What follows belongs to an exercise in optimizing a design on an open flow for small area; a production flow would make more cautious choices.
At most, simulation tests tie the RTL to the original design; equivalence was not proved.
Not every run is shown, and edits may drop behaviour that the tests do not exercise.
Function not checked in run 5: the RTL went through the layout flow alone.
Power is estimated from default activity; no workload was simulated.

run_1/port_nets.png
Scale: 1 px per um.
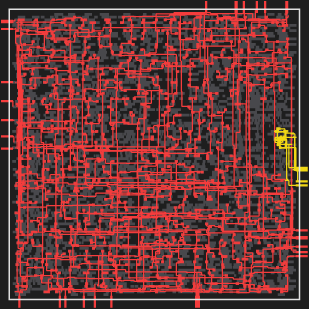
run_1/pdn.png
Scale: 1.5 px per um. Pins as bars on the die edge.
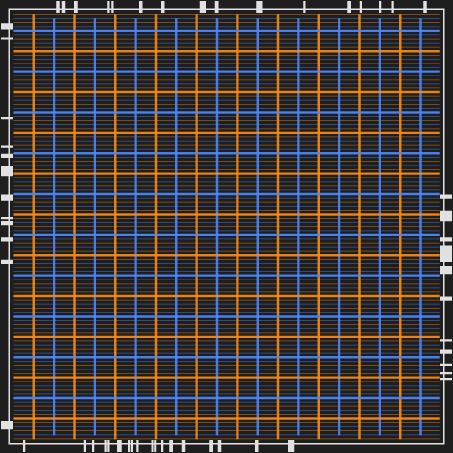
run_1/registers.png
Scale: 1 px per um. Other cells in grey.
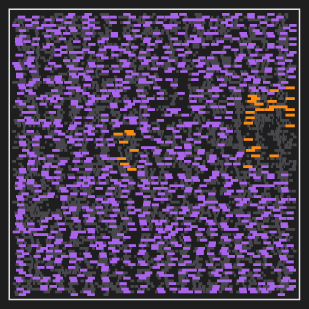
**config.mk**
```make
export PLATFORM = sky130hd
export DESIGN_NAME = RegisterFile32Bits
export DESIGN_NICKNAME = RegisterFile32Bits
export VERILOG_FILES = /design/flow/design.v
export SDC_FILE = /design/flow/constraint.sdc
export NUM_CORES = 4
export LEC_CHECK = 0
export CAP_MARGIN = 20
export CORE_MARGIN = 2
export CORE_UTILIZATION = 50
export SLEW_MARGIN = 20
export SYNTH_HIERARCHICAL = 1
export SYNTH_MINIMUM_KEEP_SIZE = 0
```
**constraint.sdc**
```tcl
create_clock -name core_clock -period 7.0 [get_ports {clk}]
set_input_delay 1.4000 -clock core_clock [delete_from_list [all_inputs] [get_ports {clk}]]
set_output_delay 1.4000 -clock core_clock [all_outputs]
set_load 0.01 [all_outputs]
```
**design.v**
```verilog
module Fiveto32Decoder(Select, Enable, Out);
input [4:0] Select;
input Enable;
output [31:0] Out;
genvar i;
generate
  for (i = 0; i < 32; i = i + 1) begin : g
    assign Out[i] = Enable & (Select == i);
  end
endgenerate
endmodule
module HoldMux (Din, Q, Load, LoadN, D);
input Din, Q, Load, LoadN;
output D;
assign D = (Load & Din) | (LoadN & Q);
endmodule
module Register32bit (Din, Dout, Load, LoadN, clk);
input [31:0] Din;
output reg [31:0] Dout;
input Load, LoadN, clk;
wire [31:0] D;
genvar i;
generate
  for (i = 0; i < 32; i = i + 1) begin : b
    HoldMux m (Din[i], Dout[i], Load, LoadN, D[i]);
  end
endgenerate
always @(posedge clk)
  Dout <= D;
endmodule
module AOI222 (A0, S0, A1, S1, A2, S2, Y);
input A0, S0, A1, S1, A2, S2;
output Y;
assign Y = ~((A0 & S0) | (A1 & S1) | (A2 & S2));
endmodule
module AOI22 (A0, S0, A1, S1, Y);
input A0, S0, A1, S1;
output Y;
assign Y = ~((A0 & S0) | (A1 & S1));
endmodule
module MuxBit (In, Sel, Out);
input [31:0] In;
input [31:0] Sel;
output Out;
wire [10:0] t;
genvar k;
generate
  for (k = 0; k < 10; k = k + 1) begin : g
    AOI222 a (In[3*k], Sel[3*k], In[3*k+1], Sel[3*k+1], In[3*k+2], Sel[3*k+2], t[k]);
  end
endgenerate
AOI22 a10 (In[30], Sel[30], In[31], Sel[31], t[10]);
assign Out = ~&t;
endmodule
module Mux32to1 (Regs, Sel, Regout);
input [1023:0] Regs;
input [31:0] Sel;
output [31:0] Regout;
genvar i, j;
generate
  for (i = 0; i < 32; i = i + 1) begin : b
    wire [31:0] col;
    for (j = 0; j < 32; j = j + 1) begin : r
      assign col[j] = Regs[32*j + i];
    end
    MuxBit m (col, Sel, Regout[i]);
  end
endgenerate
endmodule
module RegisterFile32Bits(DataIn,DataA,DataB,RdAddress1,RdAddress2,WrtAddress,clk,Reset,Wenable);
input[31:0]DataIn;
input clk,Reset,Wenable;
input [4:0]RdAddress1,RdAddress2,WrtAddress;
output [31:0]DataA,DataB;
wire [31:0] Load;
wire [31:0] SelA, SelB;
wire [1023:0] Dout;
reg [31:0] Valid;
Fiveto32Decoder uwr (WrtAddress, Wenable, Load);
always @(posedge clk or posedge Reset)
  if (Reset)
    Valid <= 32'b0;
  else
    Valid <= Valid | Load;
genvar i;
generate
  for (i = 0; i < 32; i = i + 1) begin : r
    Register32bit u (DataIn, Dout[32*i +: 32], Load[i], ~Load[i], clk);
  end
endgenerate
Fiveto32Decoder urd1 (RdAddress1, 1'b1, SelA);
Fiveto32Decoder urd2 (RdAddress2, 1'b1, SelB);
Mux32to1 um1 (Dout, SelA & Valid, DataA);
Mux32to1 um2 (Dout, SelB & Valid, DataB);
endmodule
```
**run.sh**
```bash
#!/bin/bash
# synth_recipe.tcl (not shown) runs the flow's synth.tcl, then flattens the netlist and writes it again
# the make line also repeats each setting of config.mk as NAME=value (left out here)
make -C /OpenROAD-flow-scripts/flow DESIGN_CONFIG=/design/flow/config.mk WORK_HOME=/design/flow/orfs CLKGATE_MAP_FILE= SYNTH_SCRIPT=/design/flow/synth_recipe.tcl finish
```
==> impl_results.md, run 1 <==
- CTS tree: done
- Met2 WL post-DR: 79980 um
- GRT busiest layer: met2
- Clk power: 6090 uW
- Clk latency of the worst-skew pair: 0.68 ns
- Remaining antenna violation count after routing: 0
- Outcome: finished clean
- Post-Synth Adder-Cell Area: 0%
- Worst Path Required: 5.60 ns
- Main power group: sequential cells
- Synth Area in Simple Gates: 7.086%
- CP Launch Point: RdAddress1[4]
- Dominant kind of cell: sequential cells
- Seq area share: 44.24%
- Bufs w/o clock: 274
- Die area: 83310 um^2
- Worst min path class: register to register
- Slew @ Worst Pin: 1.251 ns
- Post-DP HPWL: 121300 um
- Overflow after GRT: 0
- Max Slew Vio Count: 0
- Hold Crit Endpoint: Valid[19]
- Setup TNS Final: 0 ns
- TritonCTS Buffers: 107
- Grt met2 use: 63.82%
- Async set-or-reset flop fraction in the synthesized netlist: 3.030%
- Setup crit end kind: primary output
- # DRC: 0
- Avg Inst Size Synth: 12.23 um^2
- Worst R2R Start: Valid[13]
- CP endpoint: DataA[28]
- Rel. slew slack: 16.62%
- Die width: 288.6 um
- Clock share of power: 38.1%
- Layout non-clock buf frac: 4.860%
- Clock buffer cells: 159
- XOR/XNOR share of the synthesized area: 0%
- Top cell type's share of synthesized area: 50.61%
- M3 GR Usage: 19.75%
- Setup skew after layout: 0 ns
- Area grow syn2layout: 18.86%
- Post-synthesis sequential area ratio: 52.58%
- Die Ht: 288.6 um
- Fin crit share: 95.35%
## Picture notes: port_nets.png
port	colour	bits	direction	edge	end cells	buffers	wire
DataIn	red	32	input	10 bottom, 8 left, 8 top, 6 right	1024	64	19400 um
RdAddress2	yellow	5	input	right	12	5	438 um
Boundary Pins: 114
IO Port Bufs: 113

## Picture notes: pdn.png
net	colour
VDD	blue
VSS	orange
signal pins	114
met4 straps	20
met1 rails	105
met5 straps	20

## Picture notes: registers.png
signal	colour	placed flops
Valid	orange	32
r.u.Dout	purple	1024

-- run 1: metrics by stage --
step	power [uW]	setup slack, ns	util, %	area (um^2)	hold slack (ns)
after CTS	15840	0.5511	59.86	48130	0.4775
after detailed placement	9863	0.5746	55.26	44440	0.4618
after global routing	16400	0.3977	59.86	48130	0.4941
after global placement	9709	0.6554	55.26	44440	0.4552
final	15970	0.3257	59.87	48150	0.4729
after floorplan	9051	2.647	-	40560	0.4390
-- run 1: cells in the mapped netlist, types with 6 or more instances --
master     instances
a222oi_1         640
or3_1             64
dfxtp_1         1024
nand4_1          131
and2_2            64
nand4bb_1          9
nand3_1           64
a22oi_2           64
or2_1             35
dfrtp_1           32
nor2_1            96
inv_1             33
nand2b_1           6
clkbuf_1           9
a22o_1          1024
nand4b_1           9
-- run 1: critical path, stage by stage --
cell and delay, ns:
clkdlybuf4s50_1 0.61, nand4b_1 0.30, nor2_1 0.06, and2_2 0.54
a222oi_1 0.86, nand4_1 0.48, or3_1 0.51, clkdlybuf4s50_1 0.51
-- run 1: sequential cells by signal (all words and copies together), names as in the netlist --
signal / count
Valid: 32
r.u.Dout: 1024
==> run 1 -> run 2 <==
--- a/design.v
+++ b/design.v
@@ -33,14 +33,10 @@
 output Y;
 assign Y = ~((A0 & S0) | (A1 & S1) | (A2 & S2));
 endmodule
-module AOI22 (A0, S0, A1, S1, Y);
-input A0, S0, A1, S1;
-output Y;
-assign Y = ~((A0 & S0) | (A1 & S1));
-endmodule
-module MuxBit (In, Sel, Out);
-input [31:0] In;
-input [31:0] Sel;
+module MuxBit (In, Sel, T10, Out);
+input [29:0] In;
+input [29:0] Sel;
+input T10;
 output Out;
 wire [10:0] t;
 genvar k;
@@ -49,7 +45,7 @@
     AOI222 a (In[3*k], Sel[3*k], In[3*k+1], Sel[3*k+1], In[3*k+2], Sel[3*k+2], t[k]);
   end
 endgenerate
-AOI22 a10 (In[30], Sel[30], In[31], Sel[31], t[10]);
+assign t[10] = T10;
 assign Out = ~&t;
 endmodule
 module Mux32to1 (Regs, Sel, Regout);
@@ -63,7 +59,7 @@
     for (j = 0; j < 32; j = j + 1) begin : r
       assign col[j] = Regs[32*j + i];
     end
-    MuxBit m (col, Sel, Regout[i]);
+    MuxBit m (col[29:0], Sel[29:0], ~((col[30] & Sel[30]) | (col[31] & Sel[31])), Regout[i]);
   end
 endgenerate
 endmodule
--- a/config.mk
+++ b/config.mk
@@ -5,9 +5,12 @@
 export SDC_FILE = /design/flow/constraint.sdc
 export NUM_CORES = 4
 export LEC_CHECK = 0
-export CAP_MARGIN = 20
+export CAP_MARGIN = 0
 export CORE_MARGIN = 2
 export CORE_UTILIZATION = 50
-export SLEW_MARGIN = 20
+export CTS_BUF_LIST = sky130_fd_sc_hd__clkbuf_16
+export CTS_CLUSTER_DIAMETER = 100
+export CTS_CLUSTER_SIZE = 24
+export SLEW_MARGIN = 0
 export SYNTH_HIERARCHICAL = 1
 export SYNTH_MINIMUM_KEEP_SIZE = 0
run_2/port_nets.png
Scale: 1 px per um.
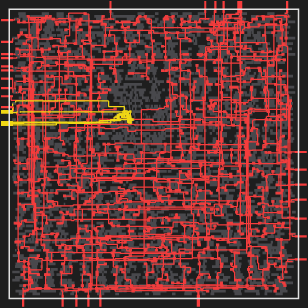
port	colour	bits	direction	edge	end cells	buffers	wire
RdAddress2	yellow	5	input	left	12	5	719 um
DataIn	red	32	input	10 left, 8 top, 7 bottom, 7 right	1024	63	18500 um

run_2/wire_density.png
Scale: 1 px per um. 29 x 29 tiles, from black (low) to pale yellow (high), scaled to the fullest tile. Values are wire area over tile area, all layers added.
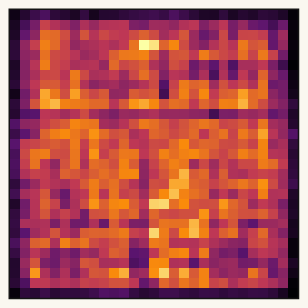
mean over tiles	0.44
densest ninth of the die	middle
fullest tile	0.93
nearly empty tiles	0.80%
tiles over half the peak	49%

==> run 2 against run 1 <==
- clock power shrank 45%
- die area fell by 0.54%
- largest cell class unchanged
- register-to-register slack lost 0.02 ns
- wire length down 3.6%
- worst hold slack better by 0.0093 ns
- combinational power hardly changed
- still clean
- sequential cell count unchanged
- count of clock-buffer cells in the layout decreased by 108
- global-route usage decreased by 1.6 points
==> impl_results.md, run 2 <==
- Max Slew Vio Count: 0 (unchanged)
- Slew @ Worst Pin: 1.332 ns (+0.08176 ns)
- CTS tree: done
- Die area: 82860 um^2 (-0.54%)
- Worst min path class: register to register
- Fraction of synthesized area in multiplexers: 0%
- Post-synth EDFFs: 0
- # DRC: 0 (unchanged)
- Async set-or-reset flop fraction in the synthesized netlist: 3.030% (unchanged)
- Switching power: 3714 uW
- Die width: 287.9 um (-0.27%)
- Worst R2R Start: Valid[4]
- Boundary Pins: 114 (unchanged)
- TritonCTS Buffers: 49 (-54%)
- Placed inst area: 43700 um^2 (-1.7%)
- Root buffer cell: clkbuf_16
- Overflow after GRT: 0 (unchanged)
- Clock share of power: 25.3% (-13 points)
- GRT busiest layer: met2
- Cts hold-fix bufs: 0
- Grt met2 use: 61.11% (-2.7 points)
- Crit path top cell by count: clkdlybuf4s50_1
- Top Registers: r.u.Dout (1024), Valid (32)
- Main power group: sequential cells
- Setup TNS Final: 0 ns (unchanged)
- Area grow syn2layout: 11.78%
- Setup violations, final: 0
- Synth cell count leaders: 1024 x a22o_1, 1024 x dfxtp_1, 640 x a222oi_1
- Rel. slew slack: 11.17% (-5.5 points)
- Top cell type's share of synthesized area: 50.89% (+0.28 points)
- Clk power: 3320 uW (-45%)
- Post-layout total power: 13130 uW (-18%)
- Largest net degree at the start of global routing: 35
- Setup bufs post-CTS: 0
- Synth Area in Compound Gates: 39.36%
- Netlist Area Pre-Place: 40280 um^2
- H-Tree Depth: 2
- Most frequent cells in the layout: 1024 x a22o_1, 1024 x dfxtp_1, 640 x a222oi_1, 131 x nand4_1, 112 x clkdlybuf4s50_1
- Fin crit share: 97.13% (+1.8 points)
- Setup crit end kind: primary output
- Hold Crit Endpoint: Valid[27]
- CP Launch Point: RdAddress2[1]
- Max incr delay on CP: 0.71 ns (-0.15 ns)
- WP depth: 8 (unchanged)
- IO Port Bufs: 113 (unchanged)
- CP endpoint: DataB[30]
- Max reg flops: 1024 (unchanged)
- Clk latency of the worst-skew pair: 0.67 ns (about the same)
- CP max-delay cell: nand4_1
- Syn Inst Count: 3323
- M3 GR Usage: 18.13% (-1.6 points)
- Top reg by flops: r.u.Dout
- CP delay by family, top: simple AND/OR/NAND/NOR gates
- Synthesis Warnings: 8
- Net Sw Frac: 28.29%
- Post-DP HPWL: 108200 um (-11%)
- Avg Inst Size Synth: 12.12 um^2 (-0.91%)
- Setup skew after layout: 0 ns (unchanged)
- Die Ht: 287.9 um (-0.27%)
- Crit path buffers/inverters: 2 (unchanged)
- Reg-to-reg slack, setup: 6.23 ns
- Hold path startpoint: Valid[27]
- Synth Area in Simple Gates: 7.125% (+0.039 points)
- Largest family of logic cells by synthesized area: compound AO/OA/AOI/OAI gates
- Final Cell Area: 45030 um^2 (-6.5%)
- Post-Synth Adder-Cell Area: 0% (unchanged)
- Post-synthesis sequential area ratio: 52.87% (+0.29 points)
- Startpoint types: input port
- Outcome: finished clean
- Critical-path cell list: clkdlybuf4s50_1 > nand2b_1 > nor2_1 > and2_2 > a222oi_1 > nand4_1 > or3_1 > clkdlybuf4s50_1
- XOR/XNOR share of the synthesized area: 0% (unchanged)
- Remaining antenna violation count after routing: 0 (unchanged)
- Worst Path Required: 5.60 ns (about the same)
- Layout cells sized above 1: 7.125%
run_2/registers.png
Scale: 1 px per um. Other cells in grey.
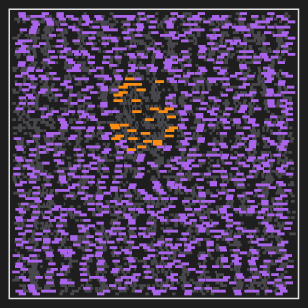
signal	colour	placed flops	where
r.u.Dout	purple	1024	spread over the die
Valid	orange	32	middle

==> run 2: changes by cell type after synthesis <==
cell	previous run	this run
a22oi_1	0	64
buf_6	0	6
buf_2	0	6
a22oi_2	64	0
==> run 2: per-stage QoR <==
step | worst slack [ns] | util, % | hold WS [ns] | std cells
CTS | 0.6392 | 56.15 | 0.4834 | 4653
detailed placement | 0.6396 | 54.51 | 0.4578 | 4594
global placement | 0.6598 | 54.51 | 0.4558 | 4594
global route | 0.2776 | 56.16 | 0.5066 | 4658
finish | 0.2007 | 56.18 | 0.4822 | 4662
floorplan | 2.647 | - | 0.4390 | 3338
==> run 2: routing by layer <==
metal / vias to the layer above / wire, um
met2: 3936 / 77590
li1: 15704 / -
met1: 19500 / 70140
met4: 12 / 14720
met5: - / 72
met3: 778 / 33540
==> run 2: final cells by class <==
cell class / instances / area, um^2 / area share [%]
Multi-Input combinational cell: 2228 / 19030 / 42.25
Clock inverter: 8 / 35.03 / 0.07780
Timing Repair Buffer: 217 / 1919 / 4.262
Clock buffer: 51 / 1276 / 2.834
Sequential cell: 1056 / 21300 / 47.30
Antenna cell: 9 / 22.52 / 0.05002
Tap cell: 1060 / 1326 / 2.945
Inverter: 33 / 123.9 / 0.2751
==> run 2 -> run 3 <==
--- a/design.v
+++ b/design.v
@@ -6,6 +6,17 @@
 generate
   for (i = 0; i < 32; i = i + 1) begin : g
     assign Out[i] = Enable & (Select == i);
+  end
+endgenerate
+endmodule
+module Fiveto32DecoderMasked(Select, Enable, Out);
+input [4:0] Select;
+input [31:0] Enable;
+output [31:0] Out;
+genvar i;
+generate
+  for (i = 0; i < 32; i = i + 1) begin : g
+    assign Out[i] = Enable[i] & (Select == i);
   end
 endgenerate
 endmodule
@@ -84,8 +95,8 @@
     Register32bit u (DataIn, Dout[32*i +: 32], Load[i], ~Load[i], clk);
   end
 endgenerate
-Fiveto32Decoder urd1 (RdAddress1, 1'b1, SelA);
-Fiveto32Decoder urd2 (RdAddress2, 1'b1, SelB);
-Mux32to1 um1 (Dout, SelA & Valid, DataA);
-Mux32to1 um2 (Dout, SelB & Valid, DataB);
+Fiveto32DecoderMasked urd1 (RdAddress1, Valid, SelA);
+Fiveto32DecoderMasked urd2 (RdAddress2, Valid, SelB);
+Mux32to1 um1 (Dout, SelA, DataA);
+Mux32to1 um2 (Dout, SelB, DataB);
 endmodule
==> flow/run.sh (new file) <==
#!/bin/bash
# The standard layout (standard.sh), with two changes:
# - port buffers are the smallest buffer instead of the resizer's default choice;
# - clock tree synthesis inserts no dummy loads (registers only feed themselves
#   and the outputs, so there is no register-to-register skew to balance).
set -euo pipefail
CTS="-sink_clustering_enable -repair_clock_nets -dont_use_dummy_load"
CTS="$CTS -sink_clustering_size 24 -sink_clustering_max_diameter 100"
CTS="$CTS -buf_list sky130_fd_sc_hd__clkbuf_16"
bash standard.sh \
  "BUFFER_PORTS_ARGS=-buffer_cell sky130_fd_sc_hd__buf_1" \
  "CTS_ARGS=$CTS" \
  finish > standard.log 2>&1
==> standard.sh (new file) <==
#!/bin/bash
# synth_recipe.tcl (not shown) runs the flow's synth.tcl, then flattens the netlist and writes it again
# the make line also repeats each setting of config.mk as NAME=value (left out here)
make -C /OpenROAD-flow-scripts/flow DESIGN_CONFIG=/design/flow/config.mk WORK_HOME=/design/flow/orfs CLKGATE_MAP_FILE= SYNTH_SCRIPT=/design/flow/synth_recipe.tcl "${@:-finish}"
removed: run.sh
run_3/port_nets.png
Scale: 1 px per um.
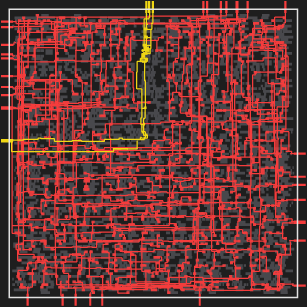
port	colour	bits	direction	edge	end cells	buffers	wire
DataIn	red	32	input	10 left, 8 top, 8 right, 6 bottom	1024	44	19300 um
RdAddress2	yellow	5	input	3 top, 2 left	16	5	736 um

run_3/final_congestion.png
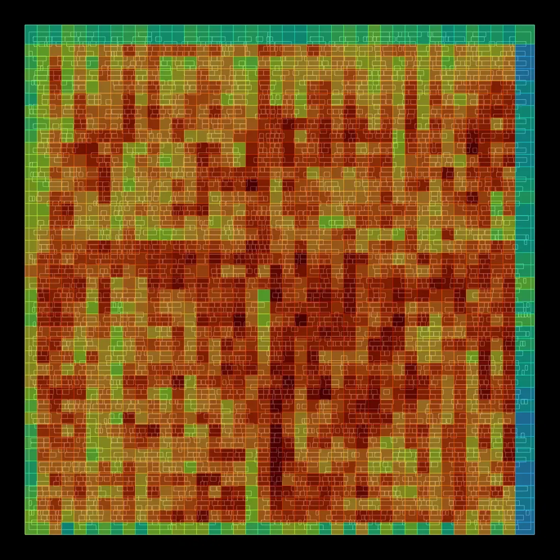
grt met2 use: 64.20%
met1 usage: 54.37%
mean routed wirelength per cell: 41.60 um
gr usage total: 43.77%
GRT busiest layer: met2

run_3/registers.png
Scale: 1 px per um. Other cells in grey.
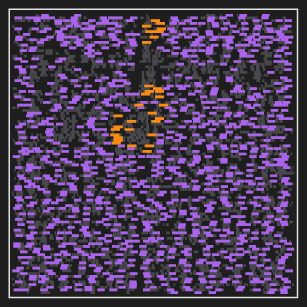
signal	colour	placed flops
Valid	orange	32
r.u.Dout	purple	1024
Post-Route Utilization: 55.60%
Sequential cell area: 21300 um^2

==> run 3 against run 2 <==
- maximum frequency grew 14%
- register-to-register slack is essentially flat
- global-route usage shrank 1.3 points
- still clean
- first-iteration DRC count grew 2.6%
- critical endpoint is now DataA[19]
==> impl_results.md, run 3 <==
- Max Slew Vio Count: 0 (unchanged)
- Setup skew after layout: 0 ns (unchanged)
- Switching power: 3906 uW (+5.2%)
- Reg2Reg Depth: 1
- Rel. slew slack: 8.581% (-2.6 points)
- Maxcap violations: 0
- Post-DP HPWL: 112300 um (+3.8%)
- Overflow after GRT: 0 (unchanged)
- Crit path buffers/inverters: 3 (+1)
- Max reg flops: 1024 (unchanged)
- Synth Area in Simple Gates: 6.490% (-0.63 points)
- Area grow syn2layout: 10.03%
- Top cell type's share of synthesized area: 51.27% (+0.38 points)
- Synthesis Warnings: 8 (unchanged)
- Place WS: 1.207 ns (+0.5678 ns)
- Syn Inst Count: 3260 (-1.9%)
- Slew @ Worst Pin: 1.368 ns (+0.03561 ns)
- Post-layout total power: 13260 uW (+0.98%)
- H-Tree Depth: 2 (unchanged)
- Met3 wire length: 28500 um (-15%)
- Fin crit share: 85.35% (-12 points)
- Setup TNS Final: 0 ns (unchanged)
- Met1 WL: 67350 um (-4.0%)
- Async set-or-reset flop fraction in the synthesized netlist: 3.030% (unchanged)
- Hold WS: 0.4842 ns (+0.001951 ns)
- Main power group: sequential cells
- Clk latency of the worst-skew pair: 0.67 ns (about the same)
- Netlist Area Pre-Place: 39980 um^2 (-0.75%)
- Placed Cells incl. Taps: 4519 (-1.6%)
- Critical-path cell list: buf_1 > nor2_1 > and3_1 > buf_4 > a222oi_1 > nand4_1 > or3_1 > buf_1
- Remaining antenna violation count after routing: 0 (unchanged)
- Top Registers: r.u.Dout (1024), Valid (32)
- Worst min path class: register to register
- Die Ht: 286.8 um (-0.37%)
- Net Sw Frac: 29.46% (+1.2 points)
- Crit path top cell by count: buf_1
- Synth Area in Compound Gates: 39.65% (+0.30 points)
- Max incr delay on CP: 0.55 ns (-0.16 ns)
- Core area: 79130 um^2
- Post-Synth Adder-Cell Area: 0% (unchanged)
- XOR/XNOR share of the synthesized area: 0% (unchanged)
- Boundary Pins: 114 (unchanged)
- Root buffer cell: clkbuf_16
- CP delay by family, top: simple AND/OR/NAND/NOR gates
- Clk power: 3220 uW (-3%)
- Critical path arrival: 4.57 ns
- Most frequent cells in the layout: 1024 x a22o_1, 1024 x dfxtp_1, 640 x a222oi_1, 129 x nand4_1, 111 x buf_4
- Startpoint types: input port
- TritonCTS Buffers: 49 (unchanged)
- Largest net degree at the start of global routing: 35 (unchanged)
- Multi-input logic area: 18720 um^2 (-1.6%)
- Clock share of power: 24.3% (-1.0 points)
- Post-synthesis sequential area ratio: 53.27% (+0.40 points)
- Post-synth EDFFs: 0 (unchanged)
- Die width: 286.8 um (-0.37%)
- Final cell count without fillers: 4579 (-1.8%)
- Post-route setup slack: 1.026 ns (+0.8249 ns)
- Cts hold-fix bufs: 0 (unchanged)
- Fraction of synthesized area in multiplexers: 0% (unchanged)
- Worst Path Required: 5.60 ns (about the same)
- IO Port Bufs: 113 (unchanged)
- Ys flop type: dfxtp_1
- Setup bufs post-CTS: 0 (unchanged)
- Met2 WL post-DR: 80110 um (+3.2%)
- Seq power: 8260 uW
- Max layer used: met5
- CTS tree: done
- # DRC: 0 (unchanged)
- Outcome: finished clean
- Largest family of logic cells by synthesized area: compound AO/OA/AOI/OAI gates
- WP depth: 8 (unchanged)
- Setup crit end kind: primary output
- Layout cells sized above 1: 7.078% (-0.047 points)
- Synth cell count leaders: 1024 x a22o_1, 1024 x dfxtp_1, 640 x a222oi_1
- Filler Cell Count: 6686
- Vias in the first global route: 37478
- Setup violations, final: 0 (unchanged)
- CP max-delay cell: or3_1
run 3: final timing paths:
path	from	slack, ns	to
min	Valid[22]	0.48	Valid[22]
max in group asynchronous	Reset	5.83	Valid[8]
max reg2reg	Valid[26]	6.23	Valid[26]
max	RdAddress1[3]	1.03	DataA[19]
min in group asynchronous	Reset	0.79	Valid[11]
min reg2reg	Valid[22]	0.48	Valid[22]
run 3: stage by stage:
step           area [um^2]  utilization (%)
5_1_grt              43970            55.57
4_1_cts              43960            55.56
3_3_place_gp         42740            54.01
2_1_floorplan        39980                -
3_5_place_dp         42740            54.01
6_report             43990            55.60
run 3: final cells by class:
cell class | count | area share [%]
flip-flops and latches | 1056 | 48.42
well taps | 1050 | 2.986
repair buffers | 224 | 2.915
inverters | 33 | 0.2816
clock buffers | 49 | 2.787
multi-input cells | 2156 | 42.55
diodes | 11 | 0.06257
run 3: per-layer routing:
layer / GRT usage, % / vias up
met5: 1.570 / -
met4: 28.44 / 14
li1: - / 15580
met1: 54.37 / 19705
met2: 64.20 / 3927
met3: 15.45 / 836
==> run 3 -> run 4 <==
--- a/flow/run.sh
+++ b/flow/run.sh
@@ -5,7 +5,7 @@
 #   and the outputs, so there is no register-to-register skew to balance).
 set -euo pipefail
 CTS="-sink_clustering_enable -repair_clock_nets -dont_use_dummy_load"
-CTS="$CTS -sink_clustering_size 24 -sink_clustering_max_diameter 100"
+CTS="$CTS -sink_clustering_size 28 -sink_clustering_max_diameter 100"
 CTS="$CTS -buf_list sky130_fd_sc_hd__clkbuf_16"
 bash standard.sh \
   "BUFFER_PORTS_ARGS=-buffer_cell sky130_fd_sc_hd__buf_1" \
--- a/config.mk
+++ b/config.mk
@@ -10,7 +10,7 @@
 export CORE_UTILIZATION = 50
 export CTS_BUF_LIST = sky130_fd_sc_hd__clkbuf_16
 export CTS_CLUSTER_DIAMETER = 100
-export CTS_CLUSTER_SIZE = 24
+export CTS_CLUSTER_SIZE = 28
 export SLEW_MARGIN = 0
 export SYNTH_HIERARCHICAL = 1
 export SYNTH_MINIMUM_KEEP_SIZE = 0
run_4/registers.png
Scale: 1 px per um. Other cells in grey.
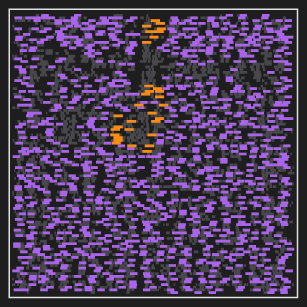
signal	colour	placed flops
r.u.Dout	purple	1024
Valid	orange	32
Seq area share: 48.59%
Seq power: 8260 uW
Post-Route Utilization: 55.40%

run_4/final_congestion.png
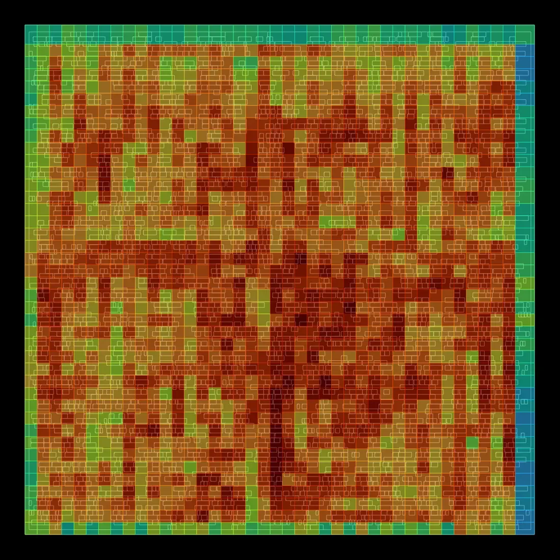
met1 usage: 54.78%
M3 GR Usage: 15.23%
gr usage total: 43.73%
mean routed wirelength per cell: 41.67 um
grt met2 use: 64.23%

==> run 4 against run 3 <==
- maximum frequency shrank 0.74%
- still clean
- synthesized cell count is the same
- area after synthesis is the same
- critical endpoint is now DataB[8]
- largest power group unchanged
- total power shrank 1.4%
- critical path depth is the same
- cell count shrank 0.17%
- sequential share of layout area grew 0.17 points
==> impl_results.md, run 4 <==
- Final hold vios: 0
- Placed Cells incl. Taps: 4519 (unchanged)
- Ys flop type: dfxtp_1
- First-pass GRT wire length: 265700 um
- RSZ-0062 raised after global routing: false
- Critical-path cell list: buf_1 > and3b_2 > and3_1 > buf_4 > a222oi_1 > nand4_1 > or3_1 > buf_1
- TritonCTS Buffers: 43 (-12%)
- Routed vias: 39782
- Reg2Reg Capture Point: Valid[8]
- CP delay by family, top: simple AND/OR/NAND/NOR gates
- #FFs+latches synth: 1056
- Met2 WL post-DR: 80210 um (+0.12%)
- Filler Cell Count: 6710 (+0.36%)
- Placed inst area: 42740 um^2 (unchanged)
- Critical path arrival: 4.62 ns (+0.05 ns)
- Worst R2R Start: Valid[8]
- Synth Area in Simple Gates: 6.490% (unchanged)
- Top reg by flops: r.u.Dout
- Max incr delay on CP: 0.61 ns (+0.06 ns)
- Boundary Pins: 114 (unchanged)
- Setup violations, final: 0 (unchanged)
- Crit path top cell by count: buf_1
- GRT busiest layer: met2
- Sequential cell area: 21300 um^2 (unchanged)
- Total iterations of the first detailed-routing run: 17
- # DRC: 0 (unchanged)
- Initial core utilization: 50.53%
- Synthesis Warnings: 8 (unchanged)
- PD cells: 298.3 nW/um^2
- Synth area leader: dfxtp_1
- Max reg flops: 1024 (unchanged)
- Reg2Reg Depth: 1 (unchanged)
- Hold path startpoint: Valid[22]
- Routability cong.: 1.024
- Worst Path Required: 5.60 ns (about the same)
- Fraction of synthesized area in multiplexers: 0% (unchanged)
- CP max-delay cell: nand4_1
- Die width: 286.8 um (unchanged)
- Top cell type's share of synthesized area: 51.27% (unchanged)
- Crit path buffers/inverters: 3 (unchanged)
- Setup TNS Final: 0 ns (unchanged)
- Initial antenna violation count: 21
- Syn Inst Count: 3260 (unchanged)
- Area grow syn2layout: 9.638%
- Startpoint types: input port
- Overflow after GRT: 0 (unchanged)
- Synth Area in Compound Gates: 39.65% (unchanged)
- Layout net count: 3564
- Netlist cell types: 27
- Largest net degree at the start of global routing: 35 (unchanged)
- Core area: 79130 um^2 (unchanged)
- Maxcap violations: 0 (unchanged)
- Place WS: 1.207 ns (unchanged)
- Setup bufs post-CTS: 0 (unchanged)
- Setup crit end kind: primary output
- Most frequent cells in the layout: 1024 x a22o_1, 1024 x dfxtp_1, 640 x a222oi_1, 129 x nand4_1, 111 x buf_4
- Met1 WL: 67750 um (+0.60%)
- Min-Delay Path Depth: 1
- Outcome: finished clean
- Netlist Area Pre-Place: 39980 um^2 (unchanged)
- Vias per inst: 8.703
- Post-DP HPWL: 112300 um (unchanged)
- Synth cell count leaders: 1024 x a22o_1, 1024 x dfxtp_1, 640 x a222oi_1
- Critical path class: input port to primary output
- Largest family of logic cells by synthesized area: compound AO/OA/AOI/OAI gates
- Final Cell Area: 43840 um^2 (-0.35%)
- Root buffer cell: clkbuf_16
- Remaining antenna violation count after routing: 0 (unchanged)
- Clk latency of the worst-skew pair: 0.65 ns (-0.02 ns)
- IO Port Bufs: 113 (unchanged)
- H-Tree Depth: 2 (unchanged)
- Cts hold-fix bufs: 0 (unchanged)
- Max layer used: met5
- Met3 wire length: 28560 um (+0.21%)
- Post-CTS sizing: 0
- Largest buffer count on any clock path: 3
- Synth area leaders: dfxtp_1 51%, a22o_1 22%, a222oi_1 16%
- Iter 0 DRT Violations: 9701
- CTS tree: done
- Post-route setup slack: 0.9813 ns (-0.04428 ns)
- VDD IR-drop max: 0.0001928 V
- XOR/XNOR share of the synthesized area: 0% (unchanged)
- Hold Crit Endpoint: Valid[22]
- Leak pwr: 0.01757 uW
- Avg Inst Size Synth: 12.26 um^2
- Worst-path clk slew: 0.11 ns
- Post-route minimum period: 6.019 ns
- Vias in the first global route: 37295 (-0.49%)
- Hold WS: 0.4871 ns (+0.002868 ns)
- Fin crit share: 85.98% (+0.63 points)
- Post-layout total power: 13080 uW (-1.4%)
- Setup skew after layout: 0 ns (unchanged)
- Crit path max fanout: 17
- Max Clk Rate: 166.2 MHz
- Async set-or-reset flop fraction in the synthesized netlist: 3.030% (unchanged)
- Multi-input logic area: 18720 um^2 (unchanged)
- Rel. slew slack: 9.637% (+1.1 points)
- Slew @ Worst Pin: 1.352 ns (-0.01580 ns)
- Post-synthesis sequential area ratio: 53.27% (unchanged)
- Clock Sinks: 1056
- Top Registers: r.u.Dout (1024), Valid (32)
- Post-Synth Adder-Cell Area: 0% (unchanged)
- Post-synth EDFFs: 0 (unchanged)
- Worst min path class: register to register
- Layout cells sized above 1: 6.919% (-0.16 points)
- Reg-to-reg slack, setup: 6.22 ns (about the same)
- Max Slew Vio Count: 0 (unchanged)
run_4/layout.png
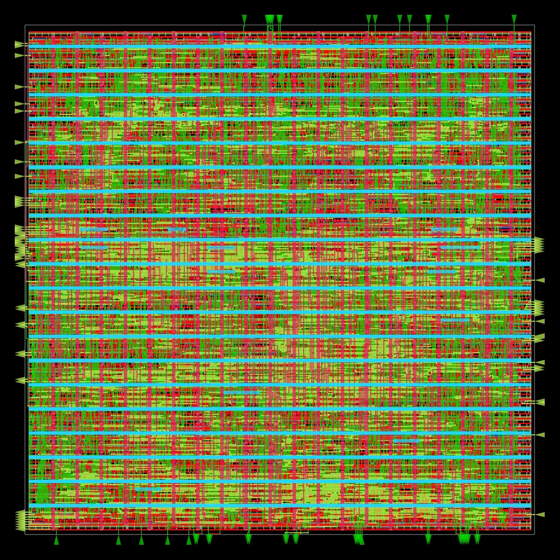
die area: 82250 um^2
final cell count without fillers: 4571
Row Count: 103
Die Ht: 286.8 um
final WL: 190500 um

## run 4: cell counts after synthesis
Identical to the previous run, type by type.
## run 4: cells by family (layout without fill, tap and decap cells)
kind of cell    Yosys count  after routing
compound gates         1728           1728
buf+inv                  48            300
flops                  1056           1056
other cells               0              9
simple gates            428            428
## run 4: layout make-up
| class | count | share of cell area [%] |
|---|---|---|
| Clock buffer | 43 | 2.455 |
| Antenna cell | 9 | 0.05138 |
| Multi-Input combinational cell | 2156 | 42.70 |
| Tap cell | 1050 | 2.997 |
| Sequential cell | 1056 | 48.59 |
| Timing Repair Buffer | 224 | 2.926 |
| Inverter | 33 | 0.2826 |
## run 4: how the worst max path moves through the flow
stage	start	to	slack (ns)	cells after the start
after global placement	RdAddress1[1]	DataA[9]	1.21	8
final	RdAddress2[1]	DataB[8]	0.98	8
after CTS	RdAddress1[1]	DataA[3]	1.19	8
after global routing	RdAddress1[3]	DataA[9]	1.07	8
after floorplan	RdAddress1[2]	DataA[0]	2.70	5
after detailed placement	RdAddress1[1]	DataA[3]	1.21	8
## run 4: power by group
part / leakage [uW] / internal, uW / switching (uW)
clock: 0.000530 / 1110 / 1930
combinational: 0.00816 / 885 / 890
sequential: 0.00889 / 7210 / 1050
--- run 5 (changed files replaced; the others as in run 4) ---
removed: flow/run.sh
removed: standard.sh
==> design.v <==
module Fiveto32Decoder(Select, Wenable, Load_Out);
input [4:0] Select;
input Wenable;
output reg [31:0] Load_Out;
always@(*)
if (Wenable == 1)
case(Select)
5'h0 : Load_Out = 32'h00000001;
5'h1 : Load_Out = 32'h00000002;
5'h2 : Load_Out = 32'h00000004;
5'h3 : Load_Out = 32'h00000008;
5'h4 : Load_Out = 32'h00000010;
5'h5 : Load_Out = 32'h00000020;
5'h6 : Load_Out = 32'h00000040;
5'h7 : Load_Out = 32'h00000080;
5'h8 : Load_Out = 32'h00000100;
5'h9 : Load_Out = 32'h00000200;
5'hA : Load_Out = 32'h00000400;
5'hB : Load_Out = 32'h00000800;
5'hC : Load_Out = 32'h000001000;
5'hD : Load_Out = 32'h000002000;
5'hE : Load_Out = 32'h000004000;
5'hF : Load_Out = 32'h000008000;
5'h10 : Load_Out = 32'h00010000;
5'h11 : Load_Out = 32'h00020000;
5'h12 : Load_Out = 32'h00040000;
5'h13 : Load_Out = 32'h00080000;
5'h14 : Load_Out = 32'h00100000;
5'h15 : Load_Out = 32'h00200000;
5'h16 : Load_Out = 32'h00400000;
5'h17 : Load_Out = 32'h00800000;
5'h18 : Load_Out = 32'h01000000;
5'h19 : Load_Out = 32'h02000000;
5'h1A : Load_Out = 32'h04000000;
5'h1B : Load_Out = 32'h08000000;
5'h1C : Load_Out = 32'h10000000;
5'h1D : Load_Out = 32'h20000000;
5'h1E : Load_Out = 32'h40000000;
5'h1F : Load_Out = 32'h80000000;
default: Load_Out = 32'h00000000;
endcase
else
Load_Out <= 0;
endmodule
module Register32bit (Din, Dout, Load, Reset, clk);
input [31:0] Din;
output reg [31:0] Dout;
input Load, Reset, clk;
always@(posedge clk or posedge Reset) begin
if (Reset == 1)
Dout = 0;
else if (Load == 1)
Dout <= Din;
else
Dout <= Dout;
end
endmodule
module Mux32to1 (Reg0,Reg1,Reg2,Reg3,Reg4,Reg5,Reg6,Reg7,Reg8,Reg9,Reg10,Reg11,Reg12,Reg13,Reg14,Reg15,Reg16,Reg17,Reg18,Reg19,Reg20,Reg21,Reg22,Reg23,Reg24,Reg25,Reg26,Reg27,Reg28,Reg29,Reg30,Reg31, Select, Regout);
input [31:0]Reg0, Reg1,Reg2,Reg3,Reg4,Reg5,Reg6,Reg7,Reg8,Reg9,Reg10,Reg11,Reg12,Reg13,Reg14,Reg15,Reg16;
input [31:0]Reg17,Reg18,Reg19,Reg20,Reg21,Reg22,Reg23,Reg24,Reg25,Reg26,Reg27,Reg28,Reg29,Reg30,Reg31;
input [4:0]Select;
output reg [31:0] Regout;
always@(*)
case(Select)
5'h0: Regout <= Reg0;
5'h1: Regout <= Reg1;
5'h2: Regout <= Reg2;
5'h3: Regout <= Reg3;
5'h4: Regout <= Reg4;
5'h5: Regout <= Reg5;
5'h6: Regout <= Reg6;
5'h7: Regout <= Reg7;
5'h8: Regout <= Reg8;
5'h9: Regout <= Reg9;
5'hA: Regout <= Reg10;
5'hB: Regout <= Reg11;
5'hC: Regout <= Reg12;
5'hD: Regout <= Reg13;
5'hE: Regout <= Reg14;
5'hF: Regout <= Reg15;
5'h10: Regout <= Reg16;
5'h11: Regout <= Reg17;
5'h12: Regout <= Reg18;
5'h13: Regout <= Reg19;
5'h14: Regout <= Reg20;
5'h15: Regout <= Reg21;
5'h16: Regout <= Reg22;
5'h17: Regout <= Reg23;
5'h18: Regout <= Reg24;
5'h19: Regout <= Reg25;
5'h1A: Regout <= Reg26;
5'h1B: Regout <= Reg27;
5'h1C: Regout <= Reg28;
5'h1D: Regout <= Reg29;
5'h1E: Regout <= Reg30;
5'h1F: Regout <= Reg31;
default Regout <= 32'b0;
endcase
endmodule
module RegisterFile32Bits(DataIn,DataA,DataB,RdAddress1,RdAddress2,WrtAddress,clk,Reset,Wenable);
input[31:0]DataIn;
input clk,Reset,Wenable;
input [4:0]RdAddress1,RdAddress2,WrtAddress;
output [31:0]DataA,DataB;
wire [31:0] Load;
wire [31:0] Dout0;
wire [31:0] Dout1;
wire [31:0] Dout2;
wire [31:0] Dout3;
wire [31:0] Dout4;
wire [31:0] Dout5;
wire [31:0] Dout6;
wire [31:0] Dout7;
wire [31:0] Dout8;
wire [31:0] Dout9;
wire [31:0] Dout10;
wire [31:0] Dout11;
wire [31:0] Dout12;
wire [31:0] Dout13;
wire [31:0] Dout14;
wire [31:0] Dout15;
wire [31:0] Dout16;
wire [31:0] Dout17;
wire [31:0] Dout18;
wire [31:0] Dout19;
wire [31:0] Dout20;
wire [31:0] Dout21;
wire [31:0] Dout22;
wire [31:0] Dout23;
wire [31:0] Dout24;
wire [31:0] Dout25;
wire [31:0] Dout26;
wire [31:0] Dout27;
wire [31:0] Dout28;
wire [31:0] Dout29;
wire [31:0] Dout30;
wire [31:0] Dout31;
Fiveto32Decoder u00 (WrtAddress,Wenable,Load);
Register32bit uu0 (DataIn, Dout0, Load[0], Reset, clk);
Register32bit uu1 (DataIn, Dout1, Load[1], Reset, clk);
Register32bit uu2 (DataIn, Dout2, Load[2], Reset, clk);
Register32bit uu3 (DataIn, Dout3, Load[3], Reset, clk);
Register32bit uu4 (DataIn, Dout4, Load[4], Reset, clk);
Register32bit uu5 (DataIn, Dout5, Load[5], Reset, clk);
Register32bit uu6 (DataIn, Dout6, Load[6], Reset, clk);
Register32bit uu7 (DataIn, Dout7, Load[7], Reset, clk);
Register32bit uu8 (DataIn, Dout8, Load[8], Reset, clk);
Register32bit uu9 (DataIn, Dout9, Load[9], Reset, clk);
Register32bit uu10 (DataIn, Dout10, Load[10], Reset, clk);
Register32bit uu11 (DataIn, Dout11, Load[11], Reset, clk);
Register32bit uu12 (DataIn, Dout12, Load[12], Reset, clk);
Register32bit uu13 (DataIn, Dout13, Load[13], Reset, clk);
Register32bit uu14 (DataIn, Dout14, Load[14], Reset, clk);
Register32bit uu15 (DataIn, Dout15, Load[15], Reset, clk);
Register32bit uu16 (DataIn, Dout16, Load[16], Reset, clk);
Register32bit uu17 (DataIn, Dout17, Load[17], Reset, clk);
Register32bit uu18 (DataIn, Dout18, Load[18], Reset, clk);
Register32bit uu19 (DataIn, Dout19, Load[19], Reset, clk);
Register32bit uu20 (DataIn, Dout20, Load[20], Reset, clk);
Register32bit uu21 (DataIn, Dout21, Load[21], Reset, clk);
Register32bit uu22 (DataIn, Dout22, Load[22], Reset, clk);
Register32bit uu23 (DataIn, Dout23, Load[23], Reset, clk);
Register32bit uu24 (DataIn, Dout24, Load[24], Reset, clk);
Register32bit uu25 (DataIn, Dout25, Load[25], Reset, clk);
Register32bit uu26 (DataIn, Dout26, Load[26], Reset, clk);
Register32bit uu27 (DataIn, Dout27, Load[27], Reset, clk);
Register32bit uu28 (DataIn, Dout28, Load[28], Reset, clk);
Register32bit uu29 (DataIn, Dout29, Load[29], Reset, clk);
Register32bit uu30 (DataIn, Dout30, Load[30], Reset, clk);
Register32bit uu31 (DataIn, Dout31, Load[31], Reset, clk);
Mux32to1 um1(Dout0,Dout1,Dout2,Dout3,Dout4,Dout5,Dout6,Dout7,Dout8,Dout9,Dout10,Dout11,Dout12,Dout13,Dout14,Dout15,Dout16,Dout17,Dout18,Dout19,Dout20,Dout21,Dout22,Dout23,Dout24,Dout25,Dout26,Dout27,Dout28,Dout29,Dout30,Dout31,RdAddress1, DataA);
Mux32to1 um2(Dout0,Dout1,Dout2,Dout3,Dout4,Dout5,Dout6,Dout7,Dout8,Dout9,Dout10,Dout11,Dout12,Dout13,Dout14,Dout15,Dout16,Dout17,Dout18,Dout19,Dout20,Dout21,Dout22,Dout23,Dout24,Dout25,Dout26,Dout27,Dout28,Dout29,Dout30,Dout31,RdAddress2, DataB);
endmodule 
==> run.sh <==
#!/bin/bash
# synth_recipe.tcl (not shown) runs the flow's synth.tcl, then flattens the netlist and writes it again
# the make line also repeats each setting of config.mk as NAME=value (left out here)
make -C /OpenROAD-flow-scripts/flow DESIGN_CONFIG=/design/flow/config.mk WORK_HOME=/design/flow/orfs CLKGATE_MAP_FILE= SYNTH_SCRIPT=/design/flow/synth_recipe.tcl finish
==> config.mk <==
export PLATFORM = sky130hd
export DESIGN_NAME = RegisterFile32Bits
export DESIGN_NICKNAME = RegisterFile32Bits
export VERILOG_FILES = /design/flow/design.v
export SDC_FILE = /design/flow/constraint.sdc
export NUM_CORES = 4
export LEC_CHECK = 0
export CAP_MARGIN = 20
export CORE_MARGIN = 2
export CORE_UTILIZATION = 50
export SLEW_MARGIN = 20
run_5/port_nets.png
Scale: 1 px per um.
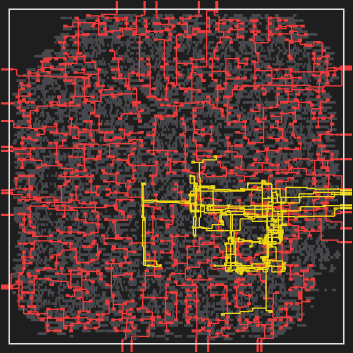
port	colour	bits	direction	edge	end cells	buffers	wire
DataIn	red	32	input	11 left, 9 right, 6 bottom, 6 top	1024	33	10800 um
RdAddress2	yellow	5	input	right	102	13	3310 um

run_5/layout.png
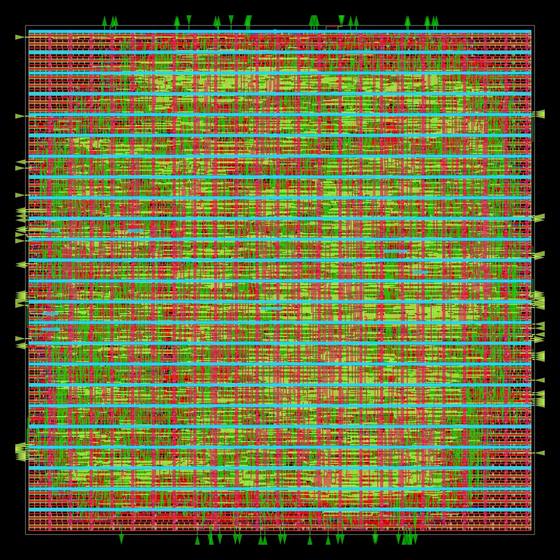
die area: 110900 um^2
Post-Route Utilization: 56.88%
Row Count: 120
die width: 333.0 um

run_5/final_congestion.png
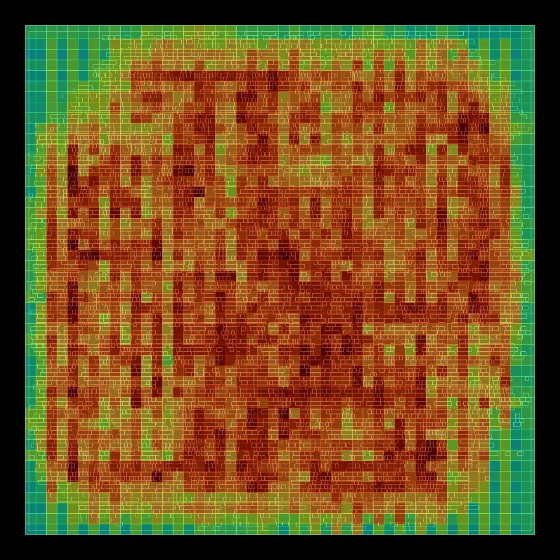
gr usage total: 43.86%
M3 GR Usage: 15.77%
met1 usage: 58.94%

==> run 5 against run 4 <==
- still clean
- die area rose by 35%
- synthesized cell count rose by 58%
- sequential cell count fell by 32
- first-iteration DRC count fell by 14%
- maximum frequency fell by 11%
- global-route usage rose by 0.13 points
- sequential share of layout area fell by 6.6 points
- critical path depth rose by 2
- highest routed layer unchanged
==> impl_results.md, run 5 <==
- Crit path max fanout: 34 (+17)
- Netlist Area Pre-Place: 54130 um^2 (+35%)
- Rel. slew slack: 13.89% (+4.3 points)
- Total iterations of the first detailed-routing run: 9 (-8)
- Logic pwr share: 15.6% (+2.0 points)
- Largest family of logic cells by synthesized area: multiplexers
- Seq power: 8150 uW (-1%)
- Reg2Reg Depth: 1 (unchanged)
- Clk latency of the worst-skew pair: 0.71 ns (+0.06 ns)
- Outcome: finished clean
- Max Slew Vio Count: 0 (unchanged)
- Post-synth EDFFs: 0 (unchanged)
- CP delay by family, top: buffers and inverters
- Comb group: 2700 uW (+53%)
- Multi-input combinational area share: 43.43% (+0.74 points)
- Layout cells sized above 1: 30.12% (+23 points)
- Max Clk Rate: 148.5 MHz (-11%)
- Crit path buffers/inverters: 5 (+2)
- # DRC: 0 (unchanged)
- Synth cell count leaders: 1299 x nand3_1, 1028 x mux2_2, 1024 x dfrtp_1
- VDD IR-drop max: 0.0002195 V (+14%)
- Fin crit share: 96.19% (+10 points)
- Top cell type's share of synthesized area: 47.34% (-3.9 points)
- Iter 0 DRT Violations: 8369 (-14%)
- Mean routed wirelength per cell: 38.23 um (-8.3%)
- Switching power: 5024 uW (+30%)
- Tap cell count: 1403 (+34%)
- Worst Path Required: 5.60 ns (about the same)
- PD cells: 282.9 nW/um^2 (-5.2%)
- FF+latch count: 1024 (-3.0%)
- Largest net degree at the start of global routing: 154 (+340%)
- Avg Inst Size Synth: 10.50 um^2 (-14%)
- Setup skew after layout: 0 ns (unchanged)
- CP max-delay cell: clkdlybuf4s50_1
- Synthesis Warnings: 3 (-5)
- Worst min path class: register to register
- Net Sw Frac: 29.12% (-0.44 points)
- Area grow syn2layout: 12.64%
- Vias per inst: 7.634 (-12%)
- Multi-input logic area: 26490 um^2 (+41%)
- Seq area share: 42.02% (-6.6 points)
- Layout net count: 5050 (+42%)
- Worst-path clk slew: 0.06 ns (-0.05 ns)
- Comb_multi_in: 3528 (+64%)
- Clk power: 6400 uW (+110%)
- Vias in the first global route: 46936 (+26%)
- Internal: 12230 uW (+33%)
- Placed Cells incl. Taps: 6288 (+39%)
- Filler Cell Count: 9271 (+38%)
- N_diodes: 8 (-1)
- Dominant kind of cell: multi-input gates
- Critical path class: input port to primary output
- Root buffer cell: clkbuf_16
- Post-DP HPWL: 143400 um (+28%)
- Clock share of power: 37.1% (+14 points)
- H-Tree Depth: 3 (+1)
- Setup violations, final: 0 (unchanged)
- IO Port Bufs: 113 (unchanged)
- Placed inst area: 57050 um^2 (+33%)
- Final WL: 248500 um (+30%)
- XOR/XNOR share of the synthesized area: 0% (unchanged)
- Main power group: sequential cells
- Netlist cell types: 62 (+130%)
- Final hold vios: 0 (unchanged)
- Routability cong.: 0.9858 (-3.7%)
- Slew @ Worst Pin: 1.292 ns (-0.06061 ns)
-- run 5: metrics by stage --
stage               worst slack (ns)  total power [uW]  hold slack, ns
floorplan                     -8.514              9607          0.4800
global placement              0.5423             10750          0.4983
detailed placement            0.5153             10820          0.5025
CTS                           0.5049             17160          0.5159
global route                  0.3533             17750          0.5405
finish                        0.2666             17250          0.5167
-- run 5: layer usage --
layer / wire, um / track usage [%] / vias up
li1: - / - / 19247
met1: 93180 / 58.94 / 24868
met2: 101200 / 61.28 / 4331
met3: 36860 / 15.77 / 1160
met4: 17260 / 24.41 / 14
met5: 69 / 0 / -
-- run 5: path summary, 6_finish.rpt --
kind | startpoint | to | slack [ns]
setup / recovery | RdAddress1[3] | DataA[23] | 0.27
hold / removal | uu7.Dout[27] | uu7.Dout[27] | 0.52
setup reg to reg | uu15.Dout[28] | uu15.Dout[28] | 6.14
hold reg to reg | uu7.Dout[27] | uu7.Dout[27] | 0.52
max in group asynchronous | Reset | uu15.Dout[10] | 4.07
min in group asynchronous | Reset | uu24.Dout[3] | 1.25

==> afterwards: timing with drivers on the ports <==
No port has a modelled driver above. Below, the same layouts with a new extraction and two added sets of constraints. Step 1 sets driving cells, clkbuf_16 on the clock port and buf_2 on the other inputs (assumed; they add their load-dependent delay and slew). Step 2 times the ports against the registers' clock, not the clock port: input delays grow and output delays shrink by t, the midpoint of the rising clock arrivals with the driver on. Slacks: ideal / step 1 / step 2; pairs: ideal / step 1.
| run | shift t [ns] | setup slack, ns | worst setup path after step 2 |
|---|---|---|---|
| run 1 | 0.760 | 0.326 / 0.297 / 0.297 | input to output |
| run 2 | 0.734 | 0.201 / 0.176 / 0.176 | input to output |
| run 3 | 0.719 | 1.026 / 0.894 / 0.894 | input to output |
| run 4 | 0.704 | 0.981 / 0.845 / 0.845 | input to output |
| run 5 | 0.794 | 0.267 / 0.244 / 0.244 | input to output |
After both steps every run listed still meets setup and hold. The setup slack of run 4, which loses most, moves by -0.136 ns with the drivers and by -0.136 ns with both steps.
